What follows belongs to an exercise in optimizing a design on an open flow for small area, a short achievable clock period and few clock cycles per item; a production flow would make more cautious choices. The RTL was checked by simulation tests, not by an equivalence proof against the original design.

<file path="flow/run.sh">
#!/bin/bash
# synth_recipe.tcl (not shown) runs the flow's synth.tcl, then flattens the netlist and writes it again
# the make line also repeats each setting of config.mk as NAME=value (left out here)
make -C /OpenROAD-flow-scripts/flow DESIGN_CONFIG=/design/flow/config.mk WORK_HOME=/design/flow/orfs CLKGATE_MAP_FILE= SYNTH_SCRIPT=/design/flow/synth_recipe.tcl finish
</file>
<file path="flow/config.mk">
export PLATFORM = sky130hd
export DESIGN_NAME = demosaic
export DESIGN_NICKNAME = demosaic
export VERILOG_FILES = /design/flow/design.v
export SDC_FILE = /design/flow/constraint.sdc
export NUM_CORES = 4
export LEC_CHECK = 0
export CAP_MARGIN = 20
export CORE_MARGIN = 2
export CORE_UTILIZATION = 40
export SLEW_MARGIN = 20
</file>
<file path="flow/constraint.sdc">
create_clock -name core_clock -period 10.0 [get_ports {clk}]
set_input_delay 2.0000 -clock core_clock [delete_from_list [all_inputs] [get_ports {clk}]]
set_output_delay 2.0000 -clock core_clock [all_outputs]
set_load 0.01 [all_outputs]
</file>
<file path="flow/design.v">
module demosaic(
    input                   clk,
    input                   reset,
    input                   in_en,
    input           [ 7:0]  data_in,
    output  logic   [14:0]  img_addr,
    input           [ 8:0]  width,
    input           [ 7:0]  height,
    output  logic           wr_r,
    output  logic   [15:0]  addr_r,
    output  logic   [ 7:0]  wdata_r,
    input           [ 7:0]  rdata_r,
    output  logic           wr_g,
    output  logic   [15:0]  addr_g,
    output  logic   [ 7:0]  wdata_g,
    input           [ 7:0]  rdata_g,
    output  logic           wr_b,
    output  logic   [15:0]  addr_b,
    output  logic   [ 7:0]  wdata_b,
    input           [ 7:0]  rdata_b,
    output  logic           done
);
    localparam IDLE                 = 3'd0;
    localparam READ_BAYER_PATTERN   = 3'd1;
    localparam INTERPOLATION        = 3'd2;
    localparam SAVE_RGB_CHANNEL     = 3'd3;
    localparam DONE                 = 3'd4;
    logic [2:0] state, next_state;
    logic [1:0] filter;
    logic [14:0] cnt;
    logic [9:0] acc_g, acc_r, acc_b;
    logic [1:0] acc_cnt;
    logic [7:0] width_cnt;
    logic odd_row;
    logic [7:0] height_ff;
    logic [8:0] width_ff;
    always_ff @(posedge clk, posedge reset) begin
        if (reset) begin
            width_cnt <= 'd0;
        end else if (state == IDLE) begin
            width_cnt <= 'd0;
        end else if (state == READ_BAYER_PATTERN || state == SAVE_RGB_CHANNEL) begin
            if (width_cnt == (width_ff - 'd1)) begin
                width_cnt <= 'd0;
            end else begin
                width_cnt <= width_cnt + 'd1;
            end
        end else begin
            width_cnt <= width_cnt;
        end
    end
    always_ff @(posedge clk, posedge reset) begin
        if (reset) begin
            odd_row <= 'd0;
        end else if (state == IDLE || (state == READ_BAYER_PATTERN && next_state == INTERPOLATION)) begin
            odd_row <= 'd0;
        end else if ((width_cnt == (width_ff - 'd1)) && (state == READ_BAYER_PATTERN || state == SAVE_RGB_CHANNEL)) begin
            odd_row <= ~odd_row;    
        end else begin
            odd_row <= odd_row;
        end 
    end
    always_ff @(posedge clk, posedge reset) begin
        if (reset) begin
            width_ff  <= 'd0;
            height_ff <= 'd0;
        end else if (in_en) begin
            width_ff  <= width;
            height_ff <= height;
        end else begin
            width_ff  <= width_ff;
            height_ff <= height_ff;
        end
    end
    always_ff @(posedge clk, posedge reset) begin
        if (reset) begin
            state <= IDLE;
        end else begin
            state <= next_state;
        end
    end
    always_comb begin
        unique case (state) 
            IDLE: begin
                if (in_en) begin
                    next_state = READ_BAYER_PATTERN;
                end else begin
                    next_state = IDLE;
                end
            end
            READ_BAYER_PATTERN: begin
                if (cnt == (height_ff * width_ff -'d1)) begin
                    next_state = INTERPOLATION;
                end else begin
                    next_state = READ_BAYER_PATTERN;
                end
            end
            INTERPOLATION: begin
                if (odd_row == 'd0) begin
                    if (width_cnt[0] == 1'b0) begin
                        next_state = (filter == 2'b01) ? SAVE_RGB_CHANNEL : INTERPOLATION;
                    end else begin
                        next_state = (filter == 2'b11) ? SAVE_RGB_CHANNEL : INTERPOLATION;
                    end
                end else begin
                    if (width_cnt[0] == 1'b0) begin
                        next_state = (filter == 2'b11) ? SAVE_RGB_CHANNEL : INTERPOLATION;
                    end else begin
                        next_state = (filter == 2'b01) ? SAVE_RGB_CHANNEL : INTERPOLATION;
                    end
                end
            end
            SAVE_RGB_CHANNEL: begin
                if (cnt == (height_ff * width_ff -'d1)) begin
                    next_state = DONE;
                end else begin
                    next_state = INTERPOLATION;
                end
            end
            DONE: begin
                next_state = IDLE;
            end
            default: begin
                next_state = IDLE;
            end
        endcase
    end
    always_ff @(posedge clk, posedge reset) begin
        if (reset) begin
            cnt <= 'd0;
        end else if (state == IDLE) begin
            cnt <= 'd0;
        end else if (state == READ_BAYER_PATTERN) begin
            if (cnt == (height_ff * width_ff - 'd1)) begin
                cnt <= 'd0;
            end else begin
                cnt <= cnt + 'd1;
            end
        end else if (state == SAVE_RGB_CHANNEL) begin
            cnt <= cnt + 'd1;
        end else begin
            cnt <= cnt;
        end
    end
    always_comb begin
        unique case (state)
            READ_BAYER_PATTERN: begin
                if (odd_row == 'd0) begin
                    if (width_cnt[0] == 1'b0) begin
                        wr_r = 1'b0;
                        wr_g = 1'b1;
                        wr_b = 1'b0;
                    end else begin
                        wr_r = 1'b1;
                        wr_g = 1'b0;
                        wr_b = 1'b0;
                    end
                end else begin
                    if (width_cnt[0] == 1'b0) begin
                        wr_r = 1'b0;
                        wr_g = 1'b0;
                        wr_b = 1'b1;
                    end else begin
                        wr_r = 1'b0;
                        wr_g = 1'b1;
                        wr_b = 1'b0;
                    end
                end
            end
            SAVE_RGB_CHANNEL: begin
                if (odd_row == 'd0) begin
                    if (width_cnt[0] == 1'b0) begin
                        wr_r = 1'b1;
                        wr_g = 1'b0;
                        wr_b = 1'b1;
                    end else begin
                        wr_r = 1'b0;
                        wr_g = 1'b1;
                        wr_b = 1'b1;
                    end
                end else begin
                    if (width_cnt[0] == 1'b0) begin
                        wr_r = 1'b1;
                        wr_g = 1'b1;
                        wr_b = 1'b0;
                    end else begin
                        wr_r = 1'b1;
                        wr_g = 1'b0;
                        wr_b = 1'b1;
                    end
                end
            end
            default: begin
                wr_r = 1'b0;
                wr_g = 1'b0;
                wr_b = 1'b0;
            end
        endcase
    end
    always_ff @(posedge clk, posedge reset) begin
        if (reset) begin
            filter <= 'b0;
        end else if (state == IDLE) begin
            filter <= 'b0;
        end else if (state == INTERPOLATION) begin
            if (odd_row == 'd0) begin
                if (width_cnt[0] == 1'b0) begin
                    filter <= filter ^ 2'b1;
                end else begin
                    filter <= filter + 2'b1;
                end
            end else begin
                if (width_cnt[0] == 1'b0) begin
                    filter <= filter + 2'b1;
                end else begin
                    filter <= filter ^ 2'b1;
                end
            end
        end else begin
            filter <= filter;
        end
    end
    assign img_addr = cnt;
    always_comb begin
        if (state == READ_BAYER_PATTERN || state == SAVE_RGB_CHANNEL) begin
            addr_r = cnt;
            addr_g = cnt;
            addr_b = cnt;
        end else begin
            if (odd_row == 'd0) begin
                if (width_cnt[0] == 1'b0) begin
                    if (filter == 2'b0) begin
                        addr_r = cnt - 'd1;
                        addr_g = cnt;
                        addr_b = cnt - width_ff;
                    end else begin
                        addr_r = cnt + 'd1;
                        addr_g = cnt;
                        addr_b = cnt + width_ff;
                    end
                end else begin
                    unique case (filter)
                        2'b00: begin
                            addr_r = cnt;
                            addr_g = cnt - width_ff;
                            addr_b = cnt - (width_ff + 'd1);
                        end
                        2'b01: begin
                            addr_r = cnt;
                            addr_g = cnt - 'd1;
                            addr_b = cnt - (width_ff - 'd1);
                        end
                        2'b10: begin
                            addr_r = cnt;
                            addr_g = cnt + 'd1;
                            addr_b = cnt + (width_ff - 'd1);
                        end
                        2'b11: begin
                            addr_r = cnt;
                            addr_g = cnt + width_ff;
                            addr_b = cnt + (width_ff + 'd1);
                        end
                    endcase
                end
            end else begin
                if (width_cnt[0] == 1'b0) begin
                    unique case (filter)
                        2'b00: begin
                            addr_r = cnt - (width_ff + 'd1);
                            addr_g = cnt - width_ff;
                            addr_b = cnt;
                        end
                        2'b01: begin
                            addr_r = cnt - (width_ff - 'd1);
                            addr_g = cnt - 'd1;
                            addr_b = cnt;
                        end
                        2'b10: begin
                            addr_r = cnt + (width_ff - 'd1);
                            addr_g = cnt + 'd1;
                            addr_b = cnt;
                        end
                        2'b11: begin
                            addr_r = cnt + (width_ff + 'd1);
                            addr_g = cnt + width_ff;
                            addr_b = cnt;
                        end
                    endcase
                end else begin
                    if (filter == 2'b0) begin
                        addr_r = cnt - width_ff;
                        addr_g = cnt;
                        addr_b = cnt - 'd1;
                    end else begin
                        addr_r = cnt + width_ff;
                        addr_g = cnt;
                        addr_b = cnt + 'd1;
                    end
                end
            end
        end
    end
    always_ff @(posedge clk, posedge reset) begin
        if (reset) begin
            acc_r <= 'd0;
            acc_g <= 'd0;
            acc_b <= 'd0;
        end else if (state == IDLE) begin
            acc_r <= 'd0;
            acc_g <= 'd0;
            acc_b <= 'd0;
        end else if (state == INTERPOLATION) begin
            acc_r <= acc_r + rdata_r;
            acc_g <= acc_g + rdata_g;
            acc_b <= acc_b + rdata_b;
        end else if (state == SAVE_RGB_CHANNEL) begin
            acc_r <= 'd0;
            acc_g <= 'd0;
            acc_b <= 'd0;
        end else begin
            acc_r <= acc_r;
            acc_g <= acc_g;
            acc_b <= acc_b;
        end
    end
    always_ff @(posedge clk, posedge reset) begin
        if (reset) begin
            acc_cnt <= 'd0;
        end else if (state == IDLE) begin
            acc_cnt <= 'd0;
        end else begin
            acc_cnt <= filter;
        end
    end
    always_comb begin
        if (state == SAVE_RGB_CHANNEL) begin
            wdata_r = acc_r >> ((acc_cnt >> 1) + 'd1);
            wdata_g = acc_g >> ((acc_cnt >> 1) + 'd1);
            wdata_b = acc_b >> ((acc_cnt >> 1) + 'd1);
        end else begin
            wdata_r = data_in;
            wdata_g = data_in;
            wdata_b = data_in;
        end
    end
    assign done = (state == DONE);
endmodule
</file>
==> impl_metrics.tcl <==
set metrics [dict create \
    status "finished clean" \
    top_power_group "combinational cells" \
    final_util_pct 47.0 \
    track_usage_pct 27.9 \
    ant_nets 0 \
    gp_congestion 0.931 \
    top_register "cnt" \
    cts_tree "built" \
    multi_input_area_um2 10000 \
    grt_pass1_wl_um 73100 \
    synth_top_area_cell "dfrtp_1" \
    path_buf_inv 2 \
    cp_max_fo 24 \
    multi_input_gates 1387 \
    worst_slew_pin_slew_ns 1.08 \
    period_share_pct 81.3 \
    p_leak_nw 6.23 \
    cts_hold_buffers 0 \
    setup_violations 0 \
    final-hold-violation-count 0 \
    clock_net_power_uw 374 \
    clock_latency_ns 0.36 \
    syn_inst 1701 \
    synth_nets 1920 \
    synth_edf_count 0 \
    grt_start_max_net_pins 65 \
    critPathCapture "addr_b[15]" \
    seq_share_pct 13.0 \
    vias 12982 \
    hold_ws_ns 0.500 \
    min_period_ns 8.13 \
    r2r_slack_ns 3.28 \
    clock_power_share_pct 11.4 \
    nonClockBufferCount 174 \
    pre_cts_ws_ns 2.32 \
    cp.depth 17 \
    dp_cells 2159 \
    finalWorstSetupSlack_ns 1.87 \
    pg_seq_uw 410 \
    p_seq_share_pct 12.4 \
    reg2reg_to "cnt[9]" \
    firstDrtPassIters 5 \
    crit_type "flip-flop to primary output" \
    route.detailed.drc 0 \
    postCtsResizedCells 0 \
    clk_share_pct 2.19 \
    fillers 3223 \
    nWellTaps 402 \
    syn2layout_area_growth_pct 15.8 \
    clockBufferCount 11 \
    hold_path_end "acc_r[9]" \
    place_area_um2 14500 \
    bufAreaShareNonClock_pct 11.2 \
    async_flop_share_pct 100 \
    diodes 0 \
    yosysWarnings 1 \
    design_area_um2 14900 \
    grt_pass1_vias 12698 \
    drt_iter0_markers 1238 \
    hold_start "acc_r[9]" \
    p_per_area_nw_per_um2 221 \
    nets 1987 \
    cts-htree-levels 3 \
    drive_gt1_share_pct 5.02 \
    antenna_found_initial 0 \
    row_count 65 \
    netlist_area_um2 12900 \
    synth.avg_cell_area_um2 7.56 \
    path_delay_family "compound AO/OA/AOI/OAI gates" \
    wl_per_cell_um 21.3 \
    cp-start-kind "flip-flop" \
    netSwitchingPower_mw 1.68 \
    relSlewSlack_pct 27.7 \
    worstPathRequired_ns 8.00 \
    worstReg2RegStart "width_ff[3]" \
    dp_hpwl_um 34700 \
    comb_power_share_pct 76.2 \
    max_freq_mhz 123 \
    seq_area_um2 1930 \
    dominant-cell-class "multi-input gates" \
    cp_cell_sequence "inv_1 -> nor3_1 -> xnor2_1 -> nor4b_1 -> xnor2_1 -> a21oi_1 -> ha_1 -> a21o_1 -> a21o_1 -> a21oi_1 -> a21oi_1 -> o32ai_1 -> o21bai_1 -> a21oi_1 -> xor2_1 -> o31ai_1 -> clkdlybuf4s50_1" \
    maxCapViolCount 0 \
    cp-end-kind "primary output" \
    mostFrequentLayoutCells "nand2_1 (201), clkdlybuf4s50_1 (142), a21oi_1 (137)" \
    swShare_pct 51.0 \
    synth.distinct_cells 83 \
    dieArea_um2 33600 \
    ys_ff_latch 77 \
    postCtsSetupRepairBufs 0 \
    clkTransAtPathRegs_ns 0.07 \
    rr_worst_depth 17 \
    slew_viol_final 0 \
    viasPerCell 5.97 \
    synth-main-ff-cell "dfrtp_1" \
    comb-power_mw 2.51 \
    critPathSlowestCell "dfrtp_1" \
    clk_path_buf_depth 2 \
    finalClockSkew_ns 0.0107 \
    startpoint "width_ff[3]" \
    rsz0062_at_grt "no" \
    grt_overflow_total 0 \
    critPathMaxStageDelay_ns 0.96 \
    synthTopCellsByArea "dfrtp_1 (15%), ha_1 (11%), fa_1 (8.3%)" \
    inverters 119 \
    core_um2 31600 \
    holdPathStages 1 \
    initial_core_util_pct 40.6 \
    peakVddDrop_uv 172 \
    intPower_mw 1.61 \
    worstHoldPathType "flip-flop to flip-flop" \
    wl_um 46400 \
    synth_top_area_share_pct 15.0 \
    largest_reg_flops 15 \
    crit_path_frequent_cell "a21oi_1" \
    synth_seq_area_share_pct 15.0 \
    power.total_mw 3.29 \
    finalSetupTns_ns 0 \
    cp.arrival_ns 6.13 \
]
Testbench counts, summed over its fixed seeds: cycles 204,634, pixels 40,925.
cells in the mapped netlist (18+ instances only):
| cell | n |
|---|---|
| dfrtp_1 | 77 |
| ha_1 | 114 |
| nand2b_1 | 21 |
| xor2_1 | 53 |
| a31oi_1 | 22 |
| a21oi_1 | 137 |
| a211oi_1 | 18 |
| mux2i_1 | 51 |
| nor3_1 | 46 |
| nand3_1 | 36 |
| o22ai_1 | 19 |
| o21ai_0 | 102 |
| nor2b_1 | 19 |
| xnor2_1 | 76 |
| nand2_1 | 201 |
| fa_1 | 53 |
| inv_1 | 118 |
| nor2_1 | 132 |
| clkbuf_1 | 91 |
per-layer routing:
metal | vias up | routed length (um) | GRT usage [%]
li1 | 6156 | - | -
met1 | 6192 | 21400 | 39.6
met2 | 555 | 19900 | 42.8
met3 | 79 | 3660 | 5.52
met4 | 0 | 1470 | 8.64
met5 | - | 0 | 0
cells by family after synthesis:
logic type / after synthesis / synth area share (%)
buf+inv: 237 / 7.20
flops: 77 / 15.0
xor+xnor: 132 / 9.27
compound gates: 479 / 24.0
fa+ha+maj: 167 / 19.4
mux: 64 / 5.20
simple gates: 545 / 20.0
port_nets.png
Scale bar: 50 um.
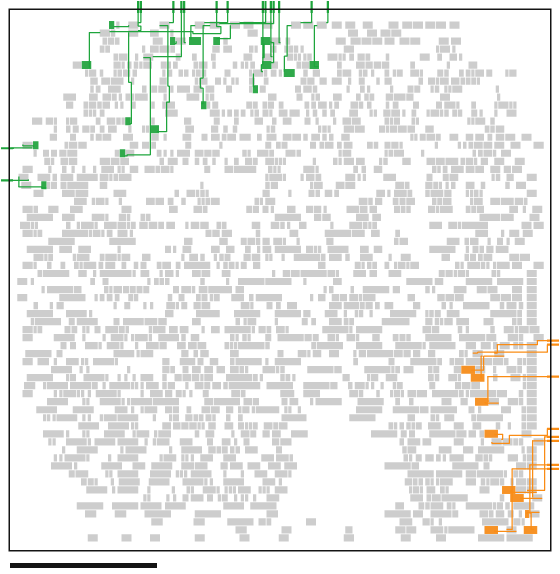
Key: green = addr_g [bits 16, direction output, edge 14 top, 2 left, end cells 16, buffers 16, wire 484 um]; orange = rdata_g [bits 8, direction input, edge right, end cells 9, buffers 8, wire 281 um]
Port Buffers: 142
Ports: 143

cts_layout.png
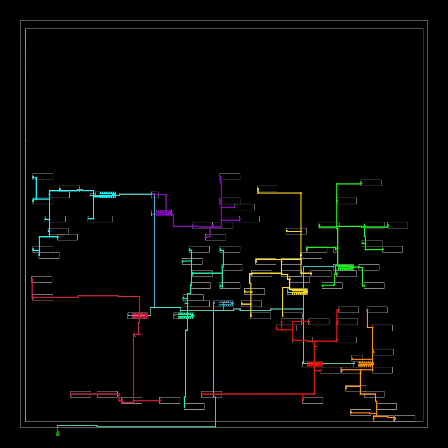
CTS Sinks: 77
sequential cell count: 77
Num CTS Buffers: 9
clk root buf: clkbuf_16

gate_families.png
Scale bar: 50 um.
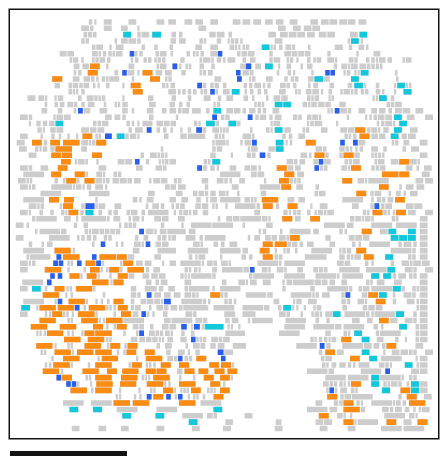
Key: orange = adder and majority cells [cells 167]; cyan = multiplexers [cells 64, where all over the die]; blue = AND and OR gates [cells 63, where all over the die]
Finished Layout Cells: 2175
share of cell area taken by multi-input logic gates: 67.3%
commonest non-fill, non-tap cell in the layout: nand2_1

pins.png
Scale bar: 50 um. Pins as bars across the die edge, other pins in gray.
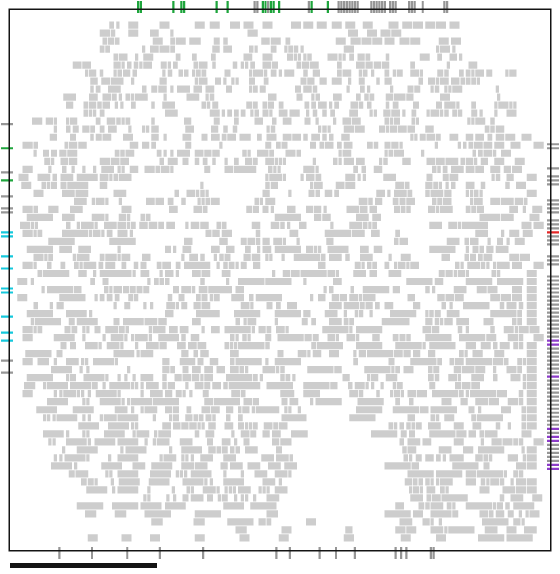
Key: purple = rdata_g [pins 8, direction input, edge right]; green = addr_g [pins 16, direction output, edge 14 top, 2 left]; red = wr_g [pins 1, direction output, edge right]; cyan = width [pins 9, direction input, edge left]
All pins by edge: 69 right, 41 top, 18 left, 15 bottom.
Die Span X: 183 um
Die Height: 183 um

## port drivers added, routing unchanged
No port has a modelled driver above. Below, the same layout with a new extraction and two added sets of constraints.
Step 1 (the two cells are an assumption about what drives the block):
set clk [get_ports {clk}]
set_driving_cell -lib_cell sky130_fd_sc_hd__clkbuf_16 $clk
set_driving_cell -lib_cell sky130_fd_sc_hd__buf_2 [delete_from_list [all_inputs] $clk]
Step 2 moves the port delays by t, midway between the first and last clock arrival at a register: inputs arrive t later, outputs are due t later. That takes back most of the time a late clock gives input paths.
a / b / c = ideal / step 1 / step 2; a / b = the first two.
t (ns): 0.391
setup slack, ns: 1.866 / 1.827 / 2.218
slew at the worst register clock pin (ns): 0.07 / 0.07
After both steps setup and hold are still met in this run. For this run, drivers alone change the setup slack by -0.039 ns; drivers and shift together by +0.352 ns.
